This design comes from an exercise in tuning for small area on the open sky130 flow, not from production work.
Only simulation tests tie the RTL to the original design; equivalence was not proved.
Not every run is shown, and edits may drop behaviour that the tests do not exercise.

$ cat design/flow/run.sh
#!/bin/bash
# synth_recipe.tcl (not shown) runs the flow's synth.tcl, then flattens the netlist and writes it again
# the make line also repeats each setting of config.mk as NAME=value (left out here)
make -C /OpenROAD-flow-scripts/flow DESIGN_CONFIG=/design/flow/config.mk WORK_HOME=/design/flow/orfs CLKGATE_MAP_FILE= SYNTH_SCRIPT=/design/flow/synth_recipe.tcl finish
$ cat design/flow/config.mk
export PLATFORM = sky130hd
export DESIGN_NAME = demo
export DESIGN_NICKNAME = demo
export VERILOG_FILES = /design/flow/design.v
export SDC_FILE = /design/flow/constraint.sdc
export NUM_CORES = 8
export LEC_CHECK = 0
export CAP_MARGIN = 40
export CORE_MARGIN = 2
export CORE_UTILIZATION = 30
export SLEW_MARGIN = 40
$ cat design/flow/constraint.sdc
create_clock -name core_clock -period 70.0 [get_ports {CLK}]
set_input_delay 14.0000 -clock core_clock [delete_from_list [all_inputs] [get_ports {CLK}]]
set_output_delay 14.0000 -clock core_clock [all_outputs]
set_load 0.01 [all_outputs]
$ cat design/flow/design.v
module divfreq(input CLK, input rst, output reg CLK_div, output tick);
	reg [1:0] Count;
	assign tick = (Count > 1) && !CLK_div;
	always @(posedge CLK)
	begin
		if(rst)
			begin
				Count <= 0;
				CLK_div <= 1'b0;
			end
		else if(Count > 1)
			begin
				Count <= 0;
				CLK_div <= ~CLK_div;
			end
		else
			Count <= Count + 1'b1;
	end
endmodule
module divfreq2(input CLK, input rst, output reg CLK_div2, output tick);
	reg [5:0] Count;
	assign tick = (Count >= 59) && !CLK_div2;
	always @(posedge CLK)
	begin
		if(rst)
			begin
				Count <= 0;
				CLK_div2 <= 1'b0;
			end
		else if(Count >= 59)
			begin
				Count <= 0;
				CLK_div2 <= ~CLK_div2;
			end
		else
			Count <= Count + 1'b1;
	end
endmodule
module divfreq3(input CLK, input rst, output reg CLK_div3, output tick);
	reg [8:0] Count;
	assign tick = (Count > 373) && !CLK_div3;
	always @(posedge CLK)
		begin
			if(rst)
				begin
					Count <= 0;
					CLK_div3 <= 1'b0;
				end
			else if(Count > 373)
				begin
					Count <= 0;
					CLK_div3 <= ~CLK_div3;
				end
			else
				Count <= Count + 1'b1;
		end
endmodule
module demo(output [7:0] R,G,B,output h,output reg[3:0] print_bool,A_count,B_count,output reg[1:0] tmot,output reg[7:0] score,input CLK,left,right,control,Clear,next,output [6:0] ckot,input rst);
	function [7:0] ball_move(input [2:0] k);
		ball_move = ~(8'h80 >> k);
	endfunction
	function [7:0] W(input integer k);
		case(k)
			0: W = 8'b11000011;
			1: W = 8'b10111101;
			2: W = 8'b01101010;
			3: W = 8'b01011110;
			4: W = 8'b01011110;
			5: W = 8'b01101010;
			6: W = 8'b10111101;
			default: W = 8'b11000011;
		endcase
	endfunction
	function [7:0] L(input integer k);
		case(k)
			0: L = 8'b01111110;
			1: L = 8'b00000000;
			2: L = 8'b01111110;
			3: L = 8'b01111111;
			4: L = 8'b01111111;
			5: L = 8'b01111111;
			6: L = 8'b01111111;
			default: L = 8'b00111111;
		endcase
	endfunction
	function is0(input [7:0] v, input [2:0] k);
		is0 = !v[k];
	endfunction
	localparam [7:0] empty = 8'b11111111;
	localparam [63:0] ori_tmp   = 64'hFF_FF_7F_7F_7F_FF_FF_FF;
	localparam [63:0] ori_balls = 64'hFF_FF_FF_BF_FF_FF_FF_FF;
	localparam [191:0] ori_stage = {
		64'hF0_FF_FF_FD_FF_FF_FF_F0,
		64'hFD_FA_FD_FA_FD_FA_FD_FA,
		64'hF8_FA_FA_FA_FA_FA_FA_F8};
	function integer block_sum(input integer lv);
		block_sum = (lv == 0) ? 6 : (lv == 1) ? 4 : 3;
	endfunction
	function integer block_total(input integer lv);
		block_total = (lv == 0) ? 18 : (lv == 1) ? 12 : 9;
	endfunction
	function [7:0] col(input [63:0] m, input [2:0] k);
		col = m >> {k, 3'b000};
	endfunction
	function [5:0] cidx(input [2:0] c, input [2:0] b);
		cidx = {c, b};
	endfunction
	function [7:0] scol(input [191:0] s, input [1:0] lv, input [2:0] k);
		scol = s >> {lv, k, 3'b000};
	endfunction
	function [7:0] sidx(input [1:0] lv, input [2:0] c, input [2:0] b);
		sidx = {lv, c, b};
	endfunction
	reg [63:0] tmp2, balls;
	reg [191:0] stage;
	reg [6:0] clock1, clock2;
	reg [2:0] cnt;
	reg [1:0] tm;
	reg [6:0] sum;
	reg signed [7:0] score_b; 
	integer i,j,ball_h,hight,hit,line;
	reg [2:0] button_if;
	reg [1:0] direct, level;
	reg stop,ball_stop,ball_flag,ball_flag_re,ball_hit,reverse,smile;
	reg stop_v, ball_stop_v;
	wire CLK_div, CLK_ball, CLK_div3;
	wire tick_div, tick_ball, tick_div3;
	divfreq f0(CLK,rst,CLK_div,tick_div);
	divfreq2 f1(CLK,rst,CLK_ball,tick_ball);
	divfreq3 f2(CLK,rst,CLK_div3,tick_div3);
	assign h = 1'b1; 
	always @(posedge CLK)
		begin
			if(rst)
				begin
					tm = 2;
					tmot = 2'b01;
				end
			else if(tick_div)
				begin
					if(tm == 1)
						tm = 2;
					else
						tm = 1;
					tmot = tm;
				end
		end
	always @(posedge CLK)
		begin
			stop_v = stop;
			if(rst)
				begin
					A_count <= 4'b1001;
					B_count <= 4'b1001;
					stop <= 0;
					clock1 <= 7'b0000100;
					clock2 <= 7'b0000100;
				end
			else if(tick_div3)
				begin
					if(Clear || next)
						begin
							A_count <= 4'b1001;
							B_count <= 4'b1001;
						end
					else if(control == 1'b1 && B_count > 4'b0000 && ball_stop == 0)
						begin
							if(A_count > 0)
								A_count <= A_count - 1'b1;
							else
								B_count <= B_count - 1'b1;
						end
					else if(control == 1'b1)
						begin
							if(A_count != 4'b0000)
								begin
									if(ball_stop == 1)
										begin
											stop_v = 1;
											A_count <= 4'b0000;
											B_count <= 4'b0000;
										end
									else
										A_count <= A_count - 1'b1;
								end
							else
								stop_v = 1;
						end
					case(A_count)
						4'b0001: clock2 <= 7'b1001111;
						4'b0010: clock2 <= 7'b0010010;
						4'b0011: clock2 <= 7'b0000110;
						4'b0100: clock2 <= 7'b1001100;
						4'b0101: clock2 <= 7'b0100100;
						4'b0110: clock2 <= 7'b0100000;
						4'b0111: clock2 <= 7'b0001111;
						4'b1000: clock2 <= 7'b0000000;
						4'b1001: clock2 <= 7'b0000100;
						4'b0000:
							begin
								clock2 <= 7'b0000001;
								if(control == 1'b1 && stop_v == 0)
									A_count <= 4'b1001;
							end
						default: ;
					endcase
					case(B_count)
						4'b0001: clock1 <= 7'b1001111;
						4'b0010: clock1 <= 7'b0010010;
						4'b0011: clock1 <= 7'b0000110;
						4'b0100: clock1 <= 7'b1001100;
						4'b0101: clock1 <= 7'b0100100;
						4'b0110: clock1 <= 7'b0100000;
						4'b0111: clock1 <= 7'b0001111;
						4'b1000: clock1 <= 7'b0000000;
						4'b1001: clock1 <= 7'b0000100;
						4'b0000: clock1 <= 7'b0000001;
						default: ;
					endcase
					stop <= stop_v;
				end
		end
	always @(posedge CLK)
		begin
			if(rst)
				begin
					cnt = 0;
					print_bool = 4'b1000;
				end
			else if(tick_div)
				begin
					if(cnt >= 7)
						cnt = 0;
					else
						cnt = cnt + 1;
					print_bool = {1'b1 ,cnt};
				end
		end
	always @(posedge CLK)
		begin
		ball_stop_v = ball_stop;
		sum = 0;
		if(rst)
			begin
				direct = 1;
				ball_stop <= 0;
				line = 4;
				ball_h = 1;
				ball_flag = 0;
				ball_flag_re = 0;
				ball_hit = 0;
				reverse = 0;
				hit = 7;
				hight = 0;
				button_if = 3;
				level = 0;
				smile = 0;
				score_b = 0;
				score = 8'b00000000;
				tmp2 = ori_tmp;
				balls = ori_balls;
				stage = ori_stage;
			end
		else if(tick_ball)
		begin
			if(next)
				begin
					smile = 0;
					level = level + 1;
					if(level > 2)
						level = 2;
					tmp2 = ori_tmp;
					balls = ori_balls;
					score = 8'b00000000;
				end
			if(control == 1'b1 && stop == 0)
				begin
					if(left==1'b1 && right==1'b0)
						begin
							if(button_if > 0)
								begin
									tmp2 = {8'b11111111, tmp2[63:8]};
									button_if = button_if - 1;
								end
						end
					else if(right==1'b1 && left==1'b0)
						begin
							if(button_if < 5)
								begin
									tmp2 = {tmp2[55:0], 8'b11111111};
									button_if = button_if + 1;
								end
						end
				case(direct)
					0: 
						begin
							balls = (balls & ~(64'hFF << cidx(line[2:0], 0))) | ({56'b0, empty} << cidx(line[2:0], 0));
							if(reverse  == 0)
								begin
									for(j=0;j<8;j=j+1)
										begin
											if(is0(ball_move(ball_h[2:0]+3'd1), j) && is0(scol(stage,level,line[2:0]-3'd1), j) && ball_flag == 0)
												begin
													hit = hight;
													stage = stage | (192'b1 << sidx(level, (line[2:0]-3'd1), j));
												end
											else if(is0(ball_move(ball_h[2:0]-3'd1), j) && is0(scol(stage,level,line[2:0]+3'd1), j) && ball_flag == 1)
												begin
													hit = hight;
													ball_hit = 1;
													stage = stage | (192'b1 << sidx(level, (line[2:0]+3'd1), j));
												end
										end
									end
							if(hight != hit)
								begin
									ball_h = ball_h + 1;
									hight = hight + 1;
									line = line - 1;
									if(line == 0)
										begin
											direct = 2;
										end
									else if(hight == 7)
										begin
											direct = 2;
											ball_flag = 1;
											ball_flag_re = 1;
										end
								end
							else if(hight == hit)
								begin
									if(ball_h >= 0)
										begin
											ball_h = ball_h - 1;
											line = line + 1;
											if(ball_hit == 1)
												begin
													hight = ball_h;
													hit = 7;
													ball_hit = 0;
													ball_flag = 0;
													ball_flag_re = 0;
													reverse  = 0;
												end
											if((ball_move(ball_h[2:0]-3'd1) == col(tmp2,line[2:0]) ||  ball_move(ball_h[2:0]-3'd1) == col(tmp2,line[2:0]+3'd1)) && ball_h == 1)
												begin
													hight = 1;
													hit = 7;
													if(right==1'b1 && left==1'b0)
														direct = 2;
													else if(right==1'b0 && left==1'b1)
														direct = 0;
													else
														direct = 1;
													ball_flag = 0;
													ball_flag_re = 0;
													reverse = 0;
												end
											else if(line == 8)
												begin
													line  = 7;
													ball_h = ball_h + 1;
													direct = 2;
												end
											else if(hight == 7 && ball_flag_re == 1)
												begin
													reverse = 1;
													ball_h = ball_h + 1;
													line = line - 1;
													if(ball_hit == 1)
														begin
															direct = 2;
															ball_hit = 0;
															ball_flag_re = 0;
														end
													else
														begin
															reverse = 0;
															ball_hit = 0;
														end
													ball_flag_re = 0;
												end
										end
								end
						end
					1: 
						begin
							balls = (balls & ~(64'hFF << cidx(line[2:0], 0))) | ({56'b0, empty} << cidx(line[2:0], 0));
							for(j=0;j<8;j=j+1)
								begin
									if(is0(ball_move(ball_h[2:0]+3'd1), j) && is0(scol(stage,level,line[2:0]), j))
										begin
											hit = hight;
											stage = stage | (192'b1 << sidx(level, line[2:0], j));
										end
								end
							if(hight != hit)
								begin
									ball_h = ball_h + 1;
									hight = hight + 1;
								end
							else if(hight == hit)
								begin
									if(ball_h >= 0)
										begin
											ball_h = ball_h - 1;
											if(ball_move(ball_h[2:0]-3'd1) == col(tmp2,line[2:0]) && ball_h == 1)
												begin
													hight = 1;
													hit = 7;
													if(right==1'b1 && left==1'b0)
														direct = 2;
													else if(right==1'b0 && left==1'b1)
														direct = 0;
												end
										end
								end
						end
					2: 
						begin
							balls = (balls & ~(64'hFF << cidx(line[2:0], 0))) | ({56'b0, empty} << cidx(line[2:0], 0));
							if(reverse == 0)
								begin
									for(j=0;j<8;j=j+1)
										begin
											if(is0(ball_move(ball_h[2:0]+3'd1), j) && is0(scol(stage,level,line[2:0]+3'd1), j) && ball_flag == 0)
												begin
													hit = hight;
													stage = stage | (192'b1 << sidx(level, (line[2:0]+3'd1), j));
												end
											else if(is0(ball_move(ball_h[2:0]-3'd1), j) && is0(scol(stage,level,line[2:0]-3'd1), j) && ball_flag == 1)
												begin
													hit = hight;
													ball_hit = 1;
													stage = stage | (192'b1 << sidx(level, (line[2:0]-3'd1), j));
												end
										end
								end
							if(hight != hit)
								begin
									ball_h = ball_h + 1;
									hight = hight + 1;
									line = line + 1;
									if(line == 7)
										begin
											direct = 0;
										end
									else if(hight == 7)
										begin
											direct = 0;
											ball_flag = 1;
											ball_flag_re = 1;
										end
								end
							else if(hight == hit)
								begin
									if(ball_h >= 0)
										begin
											ball_h = ball_h - 1;
											line = line - 1;
											if(ball_hit == 1)
												begin
													hight = ball_h;
													hit = 7;
													ball_hit = 0;
													ball_flag = 0;
													ball_flag_re = 0;
													reverse  = 0;
												end
											if((ball_move(ball_h[2:0]-3'd1) == col(tmp2,line[2:0]) ||  ball_move(ball_h[2:0]-3'd1) == col(tmp2,line[2:0]-3'd1)) && ball_h == 1)
												begin
													hight = 1;
													hit = 7;
													if(right==1'b1 && left==1'b0)
														direct = 2;
													else if(right==1'b0 && left==1'b1)
														direct = 0;
													else
														direct = 1;
													ball_flag = 0;
													ball_flag_re = 0;
													reverse  = 0;
												end
											else if(line == -1)
												begin
													line  = 0;
													ball_h = ball_h + 1;
													direct = 0;
												end
											else if(hight == 7 && ball_flag_re == 1)
												begin
													reverse = 1;
													ball_h = ball_h + 1;
													line = line + 1;
													if(ball_hit == 1)
														begin
															direct = 0;
															ball_hit = 0;
															ball_flag_re = 0;
														end
													else
														begin
															reverse = 0;
															ball_hit = 0;
														end
													ball_flag_re = 0;
												end
										end
								end
						end
					default: ;
					endcase
					if(ball_h >= 0)
						begin
							balls = (balls & ~(64'hFF << cidx(line[2:0], 0))) | ({56'b0, ball_move(ball_h[2:0])} << cidx(line[2:0], 0));
							sum = 0;
							for(i=0;i<64;i=i+1)
								if(stage[sidx(level, i >> 3, i & 7)] == 1'b0)
									sum = sum + 1;
							score_b = block_total(level) - sum;
							if(sum == 0)
								begin
									if(level != 2)
										for(j=0;j<8;j=j+1)
											begin
												balls[j*8 +: 8] = W(j);
												tmp2[j*8 +: 8] = W(j);
												stage = (stage & ~(192'hFF << sidx(level, j, 0))) | ({184'b0, empty} << sidx(level, j, 0));
											end
									else
										for(j=0;j<8;j=j+1)
											begin
												balls[j*8 +: 8] = empty;
												tmp2[j*8 +: 8] = W(j);
												stage = (stage & ~(192'hFF << sidx(level, j, 0))) | ({184'b0, W(j)} << sidx(level, j, 0));
											end
									smile = 1;
									direct = 1;
									ball_stop_v = 0;
									line = 4;
									ball_h = 1;
									ball_flag = 0;
									hit = 7;
									hight = 0;
									button_if = 3;
									sum = 0;
								end
						end
					else
						begin
							ball_stop_v = 1;
							for(j=0;j<8;j=j+1)
								begin
									balls[j*8 +: 8] = L(j);
									tmp2[j*8 +: 8] = empty;
									stage = (stage & ~(192'hFF << sidx(level, j, 0))) | ({184'b0, empty} << sidx(level, j, 0));
								end
						end
				end
			else if(stop == 1 && ball_stop_v != 1)
				begin
					sum = 0;
					for(i=0;i<64;i=i+1)
						if(stage[sidx(level, i >> 3, i & 7)] == 1'b0)
							sum = sum + 1;
					if(sum > block_sum(level) && smile == 0)
						begin
							for(j=0;j<8;j=j+1)
								begin
									balls[j*8 +: 8] = L(j);
									tmp2[j*8 +: 8] = empty;
									stage = (stage & ~(192'hFF << sidx(level, j, 0))) | ({184'b0, empty} << sidx(level, j, 0));
								end
							smile = 1;
						end
					else if(sum <= block_sum(level) && smile == 0)
						begin
							if(level == 2)
								for(j=0;j<8;j=j+1)
									begin
										balls[j*8 +: 8] = W(j);
										tmp2[j*8 +: 8] = W(j);
										stage = (stage & ~(192'hFF << sidx(level, j, 0))) | ({184'b0, W(j)} << sidx(level, j, 0));
									end
							else
								for(j=0;j<8;j=j+1)
									begin
										balls[j*8 +: 8] = empty;
										tmp2[j*8 +: 8] = W(j);
										stage = (stage & ~(192'hFF << sidx(level, j, 0))) | ({184'b0, empty} << sidx(level, j, 0));
									end
							smile = 1;
						end
				end
			for(j=0;j<8;j=j+1)
				begin
					if((j+1)*2 <= score_b)
						score[j] = 1;
					else if(j*2+1 == score_b && score_b == block_total(level))
						score[j] = 1;
					else
						score[j] = 0;
				end
			ball_stop <= ball_stop_v;
		end
		end
assign B = col(tmp2, cnt);
assign R = col(balls, cnt);
assign G = scol(stage, level, cnt);
assign ckot = (tm == 2) ? clock2 : (tm == 1) ? clock1 : 7'b0000000;
endmodule
### Signal wires on met3, run 1

Scale: 1 px per um.
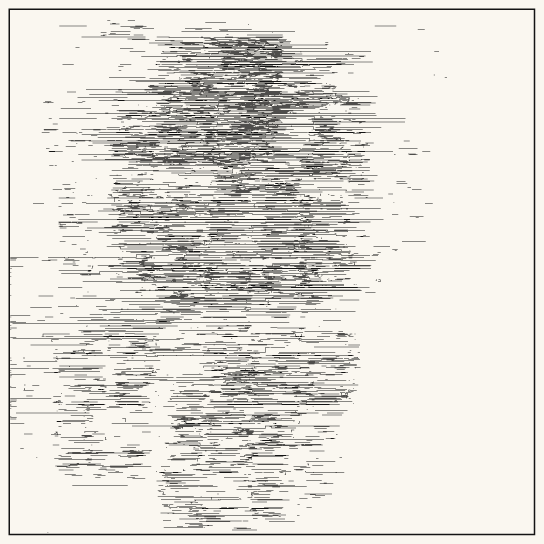
The layer holds 14% of the routed length. 1482 nets have wire on it. The longest straight run is 213 um. The wires run mostly horizontal. The layer carries 58.7 mm of wire.

### Signal routing as the flow saved it, run 1

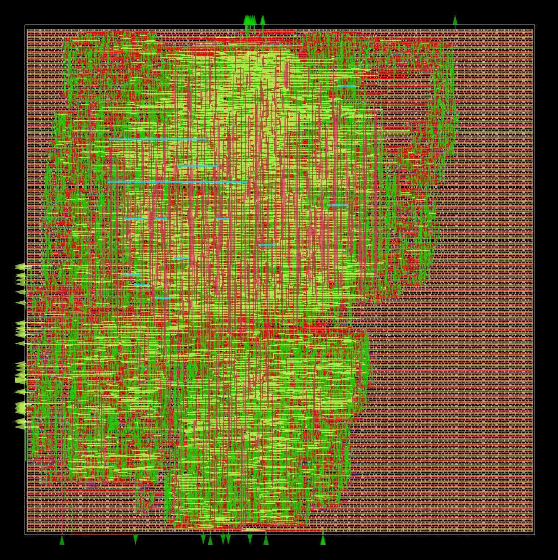
top layer in use: met5
met3 WL: 58.7 mm
routed wl met2: 172 mm

==> summary.txt, run 1 <==
* Simple-gate share of the synthesized area at 0.230
* Hold Vio Cnt, Final at 0
* CTS sink count at 527
* Reg2Reg Launch Point: line[0]
* Worst r2r path cells at between 200 and 250
* Area added between synthesis and finish at 9.00%
* Final net count at about 11000
* Vias after detailed routing at 96000
* Mapped Cells at around 11000
* HPWL Detailed at about 310 mm
* CTS Hold Bufs at 0
* H-tree depth at 3
* Synth Flop Type: dfxtp_1
* Total track usage at 0.302
* Hold WS at about 0.43 ns
* Flops & latches, synth at 527
* Mapped Avg Cell Area at 7.07 um2
* Root buf cell: clkbuf_16
* IO Count at approximately 60
* Complex-gate fraction of the synthesized area at 0.318
* Fin worst setup slack at between 10 and 15 ns
* Crit path launch: next
* Global-route wire length before repair at 620 mm
* Residual DRC at 0
* Critical path fanouts, max at 46
* Unique cell type count in the Yosys netlist at 155
* Cts bufs inserted at 71
* Period utilisation layout at 0.837
* Hold Path Class: reg -> reg
* Core Region at between 200000 and 300000 um2
* Post-Synth Adder-Cell Area at 0.0289
* Fraction of layout cells with a size suffix above 1 at 0.111
* Setup bufs post-CTS at 0
* Largest net degree at the start of global routing at 130
* Post-synthesis mux area share at 0.103
* Post-route cell area at a little under 90000 um2
* Crit Path Category: in -> reg
* Total grt overflow at 0
* Yosys warning count at 4
* Status: no timing/DRC/antenna violations
* Total Wirelength at 435 mm
* Initial core utilization at 0.302
* Pre-CTS setup slack at 11.31 ns
* Vias in the first global route at 85700
* Max-slew headroom at 0.329
* RSZ-0062 raised after global routing: no
* Worst-margin pin slew at 0.978 ns
* Antenna violations before repair at 32
* Clock slew at reported path FFs at about 0.06 ns
* Crit path largest cell delay at 0.88 ns
* EDFF count, synth at 0
* Hold path startpoint: f0.Count[0]
* DIE AREA at 274000 um2
* Ys async rst share at 0
* Post-Place Cell Area at 85500 um2
* Die Height at about 520 um
* Antenna Nets Post-Route at 0
* Synthesized area at 81000 um2
* Gpl congestion at 1.09
* WHS Path Cells at 1
### Routed clock nets over the placement, run 1

Scale: 1 px per um.
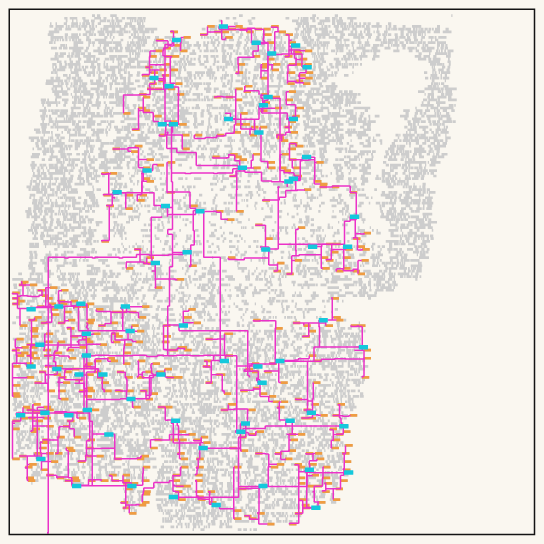
Cyan is cells driving clock nets, count 71. Orange is flip-flops, count 527. Magenta is clock wires, length 10900 um.
There are 72 routed clock nets.
clk_skew: 0.0608 ns

[run 1: metal layers]
| layer | vias up | wire length [um] | GRT usage |
|---|---|---|---|
| li1 | 41900 | - | - |
| met1 | 45900 | 174000 | 0.392 |
| met2 | 6596 | 172000 | 0.423 |
| met3 | 1485 | 58700 | 0.110 |
| met5 | - | 419 | 0.00849 |
| met4 | 26 | 29700 | 0.178 |
[run 1: worst max-delay path: cells and delay by family]
| family | cells | cell delay (ns) |
|---|---|---|
| AO/OA/AOI/OAI | 71 | 16.99 |
| XOR/XNOR | 27 | 4.59 |
| adder cells (fa/ha/maj) | 33 | 9.92 |
| buffers and inverters | 18 | 2.85 |
| multiplexers | 14 | 3.19 |
| AND/OR/NAND/NOR | 44 | 7.57 |
[run 1: cell usage after synthesis, types with 35 or more instances]
| cell type | instances | area [um2] |
|---|---|---|
| o221ai_1 | 114 | 998 |
| a31oi_1 | 116 | 726 |
| and3_1 | 107 | 669 |
| xor2_1 | 294 | 2570 |
| nor2_1 | 1147 | 4310 |
| o21a_1 | 53 | 398 |
| a22oi_1 | 217 | 1630 |
| o21ai_1 | 73 | 365 |
| nor4_1 | 83 | 519 |
| o21bai_1 | 52 | 390 |
| a22o_1 | 37 | 324 |
| a211oi_1 | 91 | 683 |
| o22ai_1 | 499 | 3120 |
| or2_2 | 71 | 444 |
| buf_2 | 60 | 300 |
| o21ai_0 | 751 | 3760 |
| o2111ai_1 | 37 | 324 |
| o211ai_1 | 103 | 773 |
| o31ai_1 | 75 | 563 |
| or3_1 | 88 | 551 |
| mux4_2 | 177 | 3990 |
| a221oi_1 | 86 | 753 |
| inv_1 | 273 | 1020 |
| xnor2_1 | 634 | 5550 |
| nor3_1 | 308 | 1540 |
| nor2b_1 | 103 | 644 |
| clkbuf_1 | 699 | 2620 |
| o22a_1 | 35 | 307 |
| a21oi_1 | 958 | 4790 |
| a21o_1 | 78 | 586 |
| a311oi_1 | 47 | 412 |
| nand2_1 | 1167 | 4380 |
| mux2_2 | 109 | 1230 |
| nand4_1 | 141 | 882 |
| ha_1 | 180 | 2250 |
| dfxtp_1 | 527 | 10600 |
| nand3_1 | 362 | 1810 |
| and2_1 | 74 | 463 |
| mux2i_1 | 309 | 3090 |
| buf_1 | 107 | 402 |
| nand2b_1 | 89 | 557 |
[run 1: cell type report]
type | count | area, um2
clock buffers | 87 | 1970
repair buffers | 402 | 3320
multi-input cells | 9714 | 66200
fillers | 28700 | 180000
flip-flops and latches | 527 | 10600
clock inverters | 44 | 612
inverters | 288 | 1090
diodes | 22 | 55.1
well taps | 3552 | 4440
[run 1: logic make-up after synthesis]
| group | Yosys count |
|---|---|
| other | 1 |
| DFF | 527 |
| muxes | 598 |
| and+or+nand+nor | 3971 |
| AOI/OAI and AO/OA | 3930 |
| xor gates and xnor gates | 1025 |
| adders and majority gates | 188 |
| buffers and inverters | 1223 |
[run 1: final timing paths]
path | endpoint
worst max-delay path | ball_h[30]
worst max register to register | ball_h[30]
worst min-delay path | f0.Count[0]
worst min register to register | f0.Count[0]
[run 1: cell usage in the layout, fill, tap and decap left out, types with 73 or more instances in the layout]
cell / n
nand2_1: 1153
nor2_1: 1117
a21oi_1: 942
o21ai_0: 723
xnor2_1: 623
dfxtp_1: 517
o22ai_1: 497
nand3_1: 361
buf_4: 322
mux2i_1: 304
nor3_1: 294
xor2_1: 288
inv_1: 272
a22oi_1: 217
ha_1: 178
mux4_2: 177
nand4_1: 141
a31oi_1: 115
o221ai_1: 112
mux2_2: 108
and3_1: 107
o211ai_1: 103
nor2b_1: 100
a211oi_1: 91
nand2b_1: 89
or3_1: 88
a221oi_1: 84
nor4_1: 79
a21o_1: 78
o21ai_1: 75
o31ai_1: 74
clkbuf_16: 73
### Register map, names as in the netlist, run 1

Scale: 1 px per um.
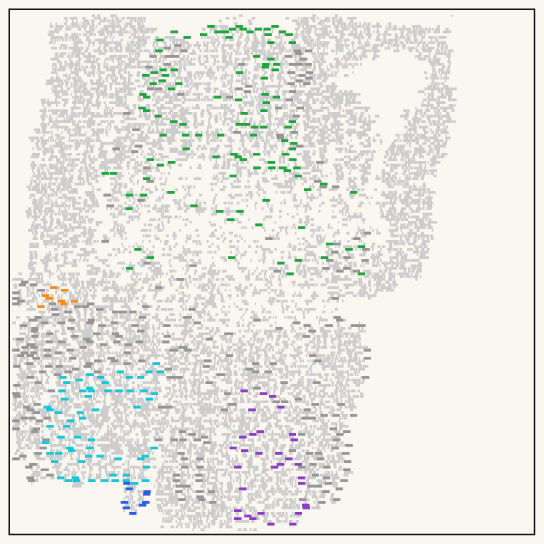

--- run 2 (changed files replaced; the others as in run 1) ---
==> design/flow/design.v <==
module demo(output [7:0] R,G,B,output h,output [3:0] print_bool,output reg [3:0] A_count,B_count,output [1:0] tmot,output [7:0] score,input CLK,left,right,control,Clear,next,output [6:0] ckot,input rst);
	localparam LW = 16;  
	function [7:0] W(input [2:0] k);
		case(k)
			0: W = 8'b11000011;
			1: W = 8'b10111101;
			2: W = 8'b01101010;
			3: W = 8'b01011110;
			4: W = 8'b01011110;
			5: W = 8'b01101010;
			6: W = 8'b10111101;
			default: W = 8'b11000011;
		endcase
	endfunction
	function [7:0] L(input [2:0] k);
		case(k)
			0: L = 8'b01111110;
			1: L = 8'b00000000;
			2: L = 8'b01111110;
			3: L = 8'b01111111;
			4: L = 8'b01111111;
			5: L = 8'b01111111;
			6: L = 8'b01111111;
			default: L = 8'b00111111;
		endcase
	endfunction
	function [6:0] seg(input [3:0] d);
		case(d)
			4'd1: seg = 7'b1001111;
			4'd2: seg = 7'b0010010;
			4'd3: seg = 7'b0000110;
			4'd4: seg = 7'b1001100;
			4'd5: seg = 7'b0100100;
			4'd6: seg = 7'b0100000;
			4'd7: seg = 7'b0001111;
			4'd8: seg = 7'b0000000;
			4'd9: seg = 7'b0000100;
			default: seg = 7'b0000001;
		endcase
	endfunction
	localparam [63:0] LV0 = 64'hF8_FA_FA_FA_FA_FA_FA_F8;
	localparam [63:0] LV1 = 64'hFD_FA_FD_FA_FD_FA_FD_FA;
	localparam [63:0] LV2 = 64'hF0_FF_FF_FD_FF_FF_FF_F0;
	localparam [63:0] WP  = 64'hC3_BD_6A_5E_5E_6A_BD_C3;
	localparam [63:0] UM  = ~(LV0 & LV1 & LV2 & WP);
	reg [2:0] p, s;
	reg [1:0] v;
	reg [4:0] w;
	wire p5 = (p == 3'd5);
	wire s4 = (s == 3'd4);
	wire tick_div  = (p == 3'd2);                           
	wire tick_ball = p5 && s4 && (v == 2'd1);               
	wire tick_div3 = tick_div && (s == 3'd2) && (w == 5'd12);  
	always @(posedge CLK)
		if(rst) begin
			p <= 0; s <= 0; v <= 0; w <= 0;
		end else begin
			p <= p5 ? 3'd0 : p + 3'd1;
			if(p5) begin
				s <= s4 ? 3'd0 : s + 3'd1;
				if(s4) begin
					v <= v + 2'd1;
					w <= (w == 5'd24) ? 5'd0 : w + 5'd1;
				end
			end
		end
	reg [2:0] cnt;
	reg tmh;
	always @(posedge CLK)
		if(rst) begin
			cnt <= 0; tmh <= 0;
		end else if(tick_div) begin
			cnt <= cnt + 3'd1;
			tmh <= cnt[0];
		end
	assign print_bool = {1'b1, cnt};
	assign tmot = {tmh, ~tmh};
	assign h = 1'b1;
	reg [3:0] prevA, prevB;
	reg stop, stop_v;
	reg ball_stop;
	always @(posedge CLK) begin
		stop_v = stop;
		if(rst) begin
			A_count <= 4'd9; B_count <= 4'd9; stop <= 0;
			prevA <= 4'd9; prevB <= 4'd9;
		end else if(tick_div3) begin
			if(Clear || next) begin
				A_count <= 4'd9; B_count <= 4'd9;
			end else if(control && B_count != 0 && !ball_stop) begin
				if(A_count != 0) A_count <= A_count - 1'b1;
				else B_count <= B_count - 1'b1;
			end else if(control) begin
				if(A_count != 0) begin
					if(ball_stop) begin
						stop_v = 1;
						A_count <= 0; B_count <= 0;
					end else
						A_count <= A_count - 1'b1;
				end else
					stop_v = 1;
			end
			if(A_count == 0 && control && !stop_v)
				A_count <= 4'd9;
			prevA <= A_count;
			prevB <= B_count;
			stop <= stop_v;
		end
	end
	assign ckot = seg(cnt[0] ? prevB : prevA);
	reg [LW-1:0] line;  
	reg [3:0] bh;       
	reg off;            
	reg h7;             
	reg heq;            
	reg [1:0] direct;
	reg [1:0] lvl;      
	reg emp;            
	reg [25:0] brk;     
	reg [4:0] k;        
	reg bf, bfr, bhit;
	reg [2:0] button_if;
	reg smile;
	reg [4:0] sbp;      
	reg tW;             
	reg [7:0] tM;       
	reg [1:0] bb;       
	reg bc4;            
	reg bfl;            
	function integer SL(input integer i);
		case(i)
			0: SL = 2;
			1: SL = 3;
			2: SL = 0;
			3: SL = 1;
			4: SL = 2;
			5: SL = 3;
			8: SL = 4;
			9: SL = 4;
			10: SL = 5;
			14: SL = 5;
			16: SL = 6;
			18: SL = 7;
			20: SL = 8;
			23: SL = 9;
			24: SL = 10;
			25: SL = 10;
			26: SL = 11;
			29: SL = 11;
			31: SL = 12;
			32: SL = 13;
			33: SL = 13;
			34: SL = 14;
			37: SL = 14;
			39: SL = 15;
			40: SL = 16;
			41: SL = 16;
			42: SL = 17;
			44: SL = 18;
			47: SL = 19;
			48: SL = 20;
			49: SL = 20;
			50: SL = 21;
			54: SL = 21;
			56: SL = 25;
			57: SL = 24;
			58: SL = 22;
			59: SL = 23;
			60: SL = 24;
			61: SL = 25;
			default: SL = -1;
		endcase
	endfunction
	wire [2:0] ll = line[2:0];
	wire lz = (line[LW-1:3] == 0);  
	wire [3:0] hm6 = bh - {3'b0, off};  
	wire [63:0] pres;
	genvar gi;
	generate for(gi = 0; gi < 64; gi = gi + 1) begin : pb
		if(SL(gi) >= 0) begin : y
			assign pres[gi] = !emp && !brk[SL(gi)] &&
				((lvl == 2'd0 && !LV0[gi]) || (lvl == 2'd1 && !LV1[gi]) ||
				 (lvl == 2'd2 && !LV2[gi]) || (lvl == 2'd3 && !WP[gi]));
		end else begin : n
			assign pres[gi] = 1'b0;
		end
	end endgenerate
	assign G = ~pres[{cnt, 3'b000} +: 8];
	wire up = (direct == 2'd1) || !bf;
	wire [2:0] rr = up ? 3'd6 - bh[2:0] : 3'd0 - bh[2:0];
	wire [2:0] cc = (direct == 2'd1) ? ll : ((direct == 2'd0) ^ bf) ? ll - 3'd1 : ll + 3'd1;
	reg chk_r;
	always @(posedge CLK)
		if(cnt == cc) chk_r <= !G[rr];
	wire ldn = next && lvl[1] == 1'b0;   
	wire chk_new = (lvl == 2'd0) ? !LV1[{cc, rr}] : !LV2[{cc, rr}];
	function [4:0] bt(input [1:0] lv);
		bt = (lv == 0) ? 5'd18 : (lv == 1) ? 5'd12 : 5'd9;
	endfunction
	function [4:0] pn(input [1:0] lv);
		pn = (lv == 0) ? 5'd18 : (lv == 1) ? 5'd12 : (lv == 2) ? 5'd9 : 5'd26;
	endfunction
	function [4:0] pl(input [1:0] lv);
		pl = (lv == 0) ? 5'd12 : (lv == 1) ? 5'd8 : (lv == 2) ? 5'd6 : 5'd23;
	endfunction
	reg [LW-1:0] line_n;
	reg [3:0] bh_n;
	reg off_n, h7_n, heq_n, bf_n, bfr_n, bhit_n, smile_n, bstop_n, emp_n;
	reg [1:0] dir_n, lvl_n;
	reg [2:0] bi_n;
	reg [4:0] k_n, sbp_n;
	reg tW_n, bc4_n, bfl_n;
	reg [7:0] tM_n;
	reg [1:0] bb_n;
	reg run, chk, kill, heq1, bhit1, asc, pad, linc, ldec, hinc, hdec, sEmpty, sW, none;
	reg [1:0] bdir;
	reg [LW-1:0] lx;
	always @* begin
		line_n = line; bh_n = bh; off_n = off; h7_n = h7; heq_n = heq; bf_n = bf; bfr_n = bfr; bhit_n = bhit;
		smile_n = smile; bstop_n = ball_stop; dir_n = direct; lvl_n = lvl; bi_n = button_if;
		k_n = k; emp_n = emp; sbp_n = sbp; tW_n = tW; tM_n = tM; bb_n = bb; bc4_n = bc4; bfl_n = bfl;
		heq1 = 0; bhit1 = 0; asc = 0; pad = 0; kill = 0; none = 0;
		linc = 0; ldec = 0; hinc = 0; hdec = 0; sEmpty = 0; sW = 0;
		bdir = (right && !left) ? 2'd2 : (!right && left) ? 2'd0 : 2'd1;
		run = control && !stop;
		chk = ldn ? chk_new : chk_r;
		if(next) begin
			smile_n = 0;
			if(ldn) begin
				lvl_n = lvl + 1'b1;
				k_n = 0; emp_n = 0;
			end
			tW_n = 0; tM_n = 8'b00111000;
			bb_n = 0; bc4_n = 1; bfl_n = 0;
		end
		if(run) begin
			if(left && !right) begin
				if(button_if != 0) begin
					tM_n = tM_n >> 1;
					bi_n = button_if - 1'b1;
				end
			end else if(right && !left) begin
				if(button_if < 5) begin
					tM_n = tM_n << 1;
					bi_n = button_if + 1'b1;
				end
			end
			bfl_n = 0;
			if(ll == 3'd4) bc4_n = 0;
			kill = chk;
			if(chk) k_n = k_n + 1'b1;
			heq1 = heq | chk;
			bhit1 = bhit | (chk & bf & (direct != 2'd1));
			heq_n = heq1; bhit_n = bhit1;
			asc = !heq1 && !h7;
			if(asc) begin
				hinc = 1; h7_n = (hm6 == 4'd6);
				if(direct == 2'd0) begin
					ldec = 1;
					if(lz && ll == 3'd1) dir_n = 2;
					else if(hm6 == 4'd6) begin dir_n = 2; bf_n = 1; bfr_n = 1; end
				end else if(direct == 2'd2) begin
					linc = 1;
					if(lz && ll == 3'd6) dir_n = 0;
					else if(hm6 == 4'd6) begin dir_n = 0; bf_n = 1; bfr_n = 1; end
				end
			end else if(bh != 4'd15) begin
				if(direct == 2'd1) begin
					hdec = 1;
					if(!tW && tM_n[ll] && bh == 4'd2) begin
						off_n = 0; h7_n = 0; heq_n = 0;
						if(bdir != 2'd1) dir_n = bdir;
					end
				end else begin
					if(bhit1) begin
						h7_n = (bh == 4'd8); off_n = 1; heq_n = 0; bhit_n = 0; bf_n = 0; bfr_n = 0;
					end
					pad = !tW && ((direct == 2'd0) ? (tM_n[ll + 3'd1] || tM_n[ll + 3'd2])
					                               : (tM_n[ll - 3'd1] || tM_n[ll - 3'd2]));
					if(pad && bh == 4'd2) begin
						hdec = 1; linc = (direct == 2'd0); ldec = (direct != 2'd0);
						off_n = 0; h7_n = 0; heq_n = 0; dir_n = bdir; bf_n = 0; bfr_n = 0;
					end else if(direct == 2'd0 && lz && ll == 3'd7) begin
						dir_n = 2;
					end else if(direct != 2'd0 && lz && ll == 3'd0) begin
						dir_n = 0;
					end else if(!bhit1 && h7 && bfr) begin
						bfr_n = 0;
					end else begin
						hdec = 1; linc = (direct == 2'd0); ldec = (direct != 2'd0);
						if(bhit1) off_n = 0;
					end
				end
			end
			bh_n = bh + {{3{hdec}}, hinc | hdec};
			lx = ldec ? ~line : line;
			line_n = (linc | ldec) ? line ^ (lx ^ (lx + 1'b1)) : line;
			if(bh_n != 4'd15) begin
				bfl_n = 1;
				sbp_n = emp_n ? bt(lvl_n) : (lvl_n != 2'd3) ? k_n : (k_n > 5'd17) ? k_n - 5'd17 : 5'd0;
				if(emp_n || k_n == pn(lvl_n)) begin
					if(lvl_n[1] == 1'b0) begin
						bb_n = 1; sEmpty = 1;
					end else begin
						bb_n = 0; sW = 1;
					end
					bc4_n = 0; bfl_n = 0;
					tW_n = 1; tM_n = 8'hFF;
					smile_n = 1; dir_n = 1; bstop_n = 0; line_n = 4; bh_n = 1;
					bf_n = 0; heq_n = 0; off_n = 1; h7_n = 0; bi_n = 3;
				end
			end else begin
				bstop_n = 1;
				bb_n = 2; bc4_n = 0; bfl_n = 0;
				tW_n = 0; tM_n = 0;
				sEmpty = 1;
			end
		end else if(stop && !ball_stop) begin
			if(!smile_n) begin
				if(!emp_n && k_n < pl(lvl_n)) begin
					bb_n = 2; bc4_n = 0; bfl_n = 0;
					tW_n = 0; tM_n = 0;
					sEmpty = 1;
				end else begin
					if(lvl_n[1]) begin
						bb_n = 1; sW = 1;
					end else begin
						bb_n = 0; sEmpty = 1;
					end
					bc4_n = 0; bfl_n = 0;
					tW_n = 1; tM_n = 8'hFF; bi_n = 3;
				end
				smile_n = 1;
			end
		end
		if(sEmpty) emp_n = 1;
		if(sW) begin lvl_n = 2'd3; emp_n = 0; k_n = 0; end
	end
	always @(posedge CLK)
		if(rst) begin
			direct <= 1; ball_stop <= 0; line <= 4; bh <= 1;
			bf <= 0; bfr <= 0; bhit <= 0; heq <= 0; off <= 1; h7 <= 0;
			button_if <= 3; lvl <= 0; smile <= 0; sbp <= 0;
			k <= 0; emp <= 0;
			tW <= 0; tM <= 8'b00111000;
			bb <= 0; bc4 <= 1; bfl <= 0;
		end else if(tick_ball) begin
			direct <= dir_n; ball_stop <= bstop_n; line <= line_n; bh <= bh_n;
			bf <= bf_n; bfr <= bfr_n; bhit <= bhit_n; heq <= heq_n; off <= off_n; h7 <= h7_n;
			button_if <= bi_n; lvl <= lvl_n; smile <= smile_n; sbp <= sbp_n;
			k <= k_n; emp <= emp_n;
			tW <= tW_n; tM <= tM_n;
			bb <= bb_n; bc4 <= bc4_n; bfl <= bfl_n;
		end
	wire [63:0] hitpos = {63'b0, kill} << {cc, rr};
	genvar gs;
	generate for(gs = 0; gs < 26; gs = gs + 1) begin : bs
		wire [63:0] mine;
		for(gi = 0; gi < 64; gi = gi + 1) begin : m
			assign mine[gi] = (SL(gi) == gs);
		end
		always @(posedge CLK)
			if(rst) brk[gs] <= 1'b0;
			else if(tick_ball) brk[gs] <= !sW && ((brk[gs] && !ldn) || |(hitpos & mine));
	end endgenerate
	wire [1:0] level = lvl[1] ? 2'd2 : lvl;
	genvar gj;
	generate for(gj = 0; gj < 8; gj = gj + 1) begin : sc
		assign score[gj] = (sbp >= 2*gj+2) || (sbp == 2*gj+1 && sbp == bt(level));
	end endgenerate
	wire [2:0] widx = cnt - button_if + 3'd3;
	assign B = !tM[cnt] ? 8'hFF : tW ? W(widx) : 8'h7F;
	assign R = (bfl && cnt == ll) ? ~(8'h80 >> bh[2:0]) :
	           (bb == 2'd1) ? W(cnt) : (bb == 2'd2) ? L(cnt) :
	           (bc4 && cnt == 3'd4) ? 8'hBF : 8'hFF;
endmodule
### Register map, names as in the netlist, run 2

Scale: 4 px per um.
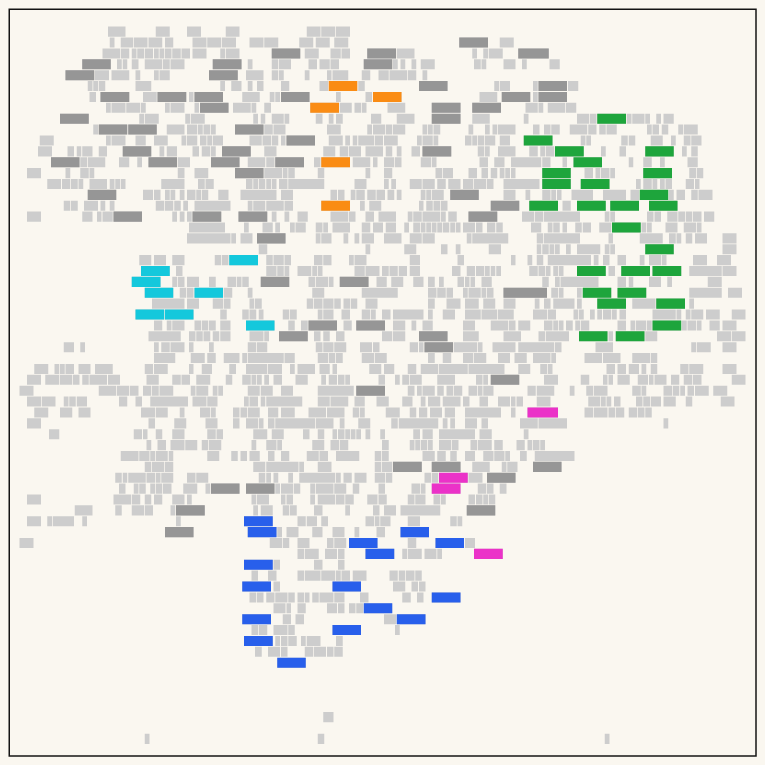
Blue is line, placed flops 16, where bottom center. Magenta is bh, placed flops 4. Orange is sbp, placed flops 5, where top center. Cyan is tM, placed flops 8. Green is brk, placed flops 26, where upper right.

==> run 2 against run 1 <==
Compared with the run above: still clean on timing, DRC and antenna; global-route usage down 12 points; fmax rose to 2.9 times the previous value; worst setup slack better by 39 ns; core utilization up 2.2 points; highest routed layer is now met4.
==> summary.txt, run 2 <==
* Status: no timing/DRC/antenna violations (unchanged)
* Vias in the first global route at 9237 (was 85700)
* Synthesized area at 9970 um2 (was 81000 um2)
* Worst-margin pin slew at 0.792 ns (was 0.978 ns)
* Synth Flop Type: dfxtp_1 (unchanged)
* CTS Hold Bufs at 0 (unchanged)
* Fraction of layout cells with a size suffix above 1 at 0.0872 (was 0.111)
* Die width at 186 um (was 524 um)
* Unique cell type count in the Yosys netlist at 103 (was 155)
* Max-slew headroom at 0.472 (was 0.329)
* HPWL Detailed at 22.6 mm (was 308 mm)
* Initial core utilization at 0.306 (was 0.302)
* Largest net degree at the start of global routing at 54 (was 130)
* Antenna Nets Post-Route at 0 (unchanged)
* Clk_skew at 0.0119 ns (was 0.0608 ns)
* EDFF count, synth at 1 (was 0)
* Synth cell count leaders: nor2_1 (132), dfxtp_1 (119), nand2_1 (114), a21oi_1 (99), inv_1 (75) (was nand2_1 (1167), nor2_1 (1147), a21oi_1 (958), o21ai_0 (751), clkbuf_1 (699))
* Yosys warning count at 1 (was 4)
* Crit Path Category: in -> reg (unchanged)
* Mapped Cells at 1303 (was 11500)
* Reg2Reg Launch Point: direct[1] (was line[0])
* Root buf cell: clkbuf_16 (unchanged)
* Antenna diodes at 0 (was 22)
* Pre-CTS setup slack at 49.65 ns (was 11.31 ns)
* Fin worst setup slack at 49.96 ns (was 11.39 ns)
* Total grt overflow at 0 (unchanged)
* Critical path fanouts, max at 29 (was 46)
* DIE AREA at 34700 um2 (was 274000 um2)
* WHS Path Cells at 2 (was 1)
* H-tree depth at 4 (was 3)
* Gpl congestion at 0.916 (was 1.09)
* Total track usage at 0.182 (was 0.302)
* RSZ-0062 raised after global routing: no (unchanged)
* IO Count at 61 (unchanged)
* Residual DRC at 0 (unchanged)
* CTS sink count at 120 (was 527)
* Filler Cell Count at 3403 (was 28700)
* Router iterations before antenna repair at 8 (was 9)
* Hold Path Class: reg -> reg (unchanged)
* Die Height at 186 um (was 524 um)
* Flops & latches, synth at 120 (was 527)
* Most common cell in the synthesized netlist: nor2_1 (was nand2_1)
* R2R Path End: brk[4] (was ball_h[30])
* Hold path startpoint: brk[19] (was f0.Count[0])
* Largest area contributor in the netlist: dfxtp_1 (unchanged)
* Mapped Avg Cell Area at 7.65 um2 (was 7.07 um2)
* Core Region at 32600 um2 (was 268000 um2)
* Area added between synthesis and finish at 14.7% (was 9.00%)
* Worst r2r path cells at 23 (was 209)
* Worst Hold End: brk[19] (was f0.Count[0])
* Cts bufs inserted at 17 (was 71)
* Commonest non-fill, non-tap cell in the layout: nor2_1 (was nand2_1)
* Synth top area cells: dfxtp_1 (24%), ha_1 (6.8%), a21oi_1 (5.0%), nor2_1 (5.0%), nand2_1 (4.3%) (was dfxtp_1 (13%), xnor2_1 (6.9%), a21oi_1 (5.9%), nand2_1 (5.4%), nor2_1 (5.3%))
* Global-route wire length before repair at 49.9 mm (was 620 mm)
* Post-synth top area share at 0.239 (was 0.130)
* Final net count at 1380 (was 11200)
* Most frequent cells in the layout: nor2_1 (132), dfxtp_1 (117), nand2_1 (114) (was nand2_1 (1153), nor2_1 (1117), a21oi_1 (942))
* Setup bufs post-CTS at 0 (unchanged)
* Ys async rst share at 0 (unchanged)
### Signal wires on met3, run 2

Scale: 2 px per um.
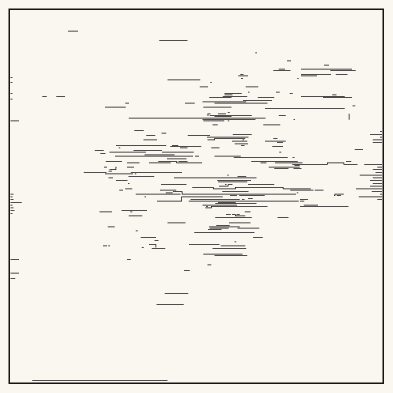
The wires run mostly horizontal. The layer holds 6.7% of the routed length. The layer carries 2120 um of wire. 149 nets have wire on it.
Total Wirelength: 31.6 mm
vias after detailed routing: 10100
met3 usage: 0.0331

## run 2: final cells by class
| class | count | area (um2) | share of cell area |
|---|---|---|---|
| clock buffers | 18 | 429 | 0.0375 |
| clock inverters | 14 | 161 | 0.0141 |
| inverters | 82 | 308 | 0.0269 |
| multi-input cells | 1021 | 6870 | 0.601 |
| flip-flops and latches | 120 | 2410 | 0.211 |
| well taps | 442 | 553 | 0.0483 |
| repair buffers | 75 | 701 | 0.0613 |
## run 2: through the flow
stage                      util  hold slack (ns)  area, um2
after floorplan               -            0.444       9970
after global placement    0.332            0.460      10800
after detailed placement  0.332            0.465      10800
after CTS                 0.350            0.475      11400
after global routing      0.351            0.493      11400
final                     0.351            0.477      11400
## run 2: routing by layer
| metal | GRT usage | vias up | wire length (um) |
|---|---|---|---|
| met5 | 0 | - | 0 |
| met1 | 0.248 | 4826 | 14500 |
| met2 | 0.278 | 384 | 13900 |
| met3 | 0.0331 | 76 | 2120 |
| met4 | 0.0841 | 0 | 1040 |
| li1 | - | 4839 | - |
## run 2: cell families after synthesis
logic type / Yosys count / synth area share
AND/OR/NAND/NOR: 484 / 0.239
flip-flops: 120 / 0.242
XOR/XNOR: 40 / 0.0378
AO/OA/AOI/OAI: 398 / 0.290
buffers and inverters: 163 / 0.0707
adder cells (fa/ha/maj): 56 / 0.0718
other: 1 / 0.000376
multiplexers: 41 / 0.0489
## run 2: worst max path at each step
stage	startpoint	to	slack, ns	cells after the start
2_1_floorplan	right	brk[12]	51.18	22
3_3_place_gp	left	brk[4]	49.51	21
3_5_place_dp	left	brk[12]	49.65	21
4_1_cts	left	brk[12]	50.04	21
5_1_grt	left	brk[4]	49.51	21
6_report	left	brk[4]	49.96	21
## run 2: worst max-delay path, stage by stage
cell	delay, ns
clkdlybuf4s50_1	0.49
ha_2	0.52
nor2b_1	0.21
a221oi_1	0.33
o21ai_1	0.19
mux2i_1	0.30
nor3_1	0.12
o32ai_4	0.37
nand3_1	0.34
a31oi_1	0.51
ha_1	0.33
a21o_1	0.16
a21oi_1	0.17
xnor2_1	0.28
nor2_1	0.07
or3b_1	0.18
a21oi_1	0.10
a41oi_4	0.37
a31oi_4	0.29
a31oi_4	0.75
o32ai_1	0.20

[what the ideal ports hide]
Ports are ideal in the flow. The routed layouts listed here were re-timed in OpenROAD.
Step 1: set_driving_cell puts a clkbuf_16 on CLK and a buf_2 on each other input, an assumption about the parent block.
Step 2 moves the port delays by t, midway between the first and last clock arrival at a register: inputs arrive t later, outputs are due t later. That takes back most of the time a late clock gives input paths.
a / b / c = ideal / step 1 / step 2; a / b = the first two.
run	shift t [ns]	slack for setup (ns)	worst setup path after step 2	worst slew at a driven data input, ns	cell pins on the clock port's net
run 1	0.819	11.394 / 11.464 / 10.645	input to register	0.08	1
run 2	0.482	49.956 / 49.987 / 49.505	input to register	0.03	1
After both steps every run listed still meets setup and hold. The setup slack of run 1, which loses most, moves by +0.070 ns with the drivers and by -0.749 ns with both steps.
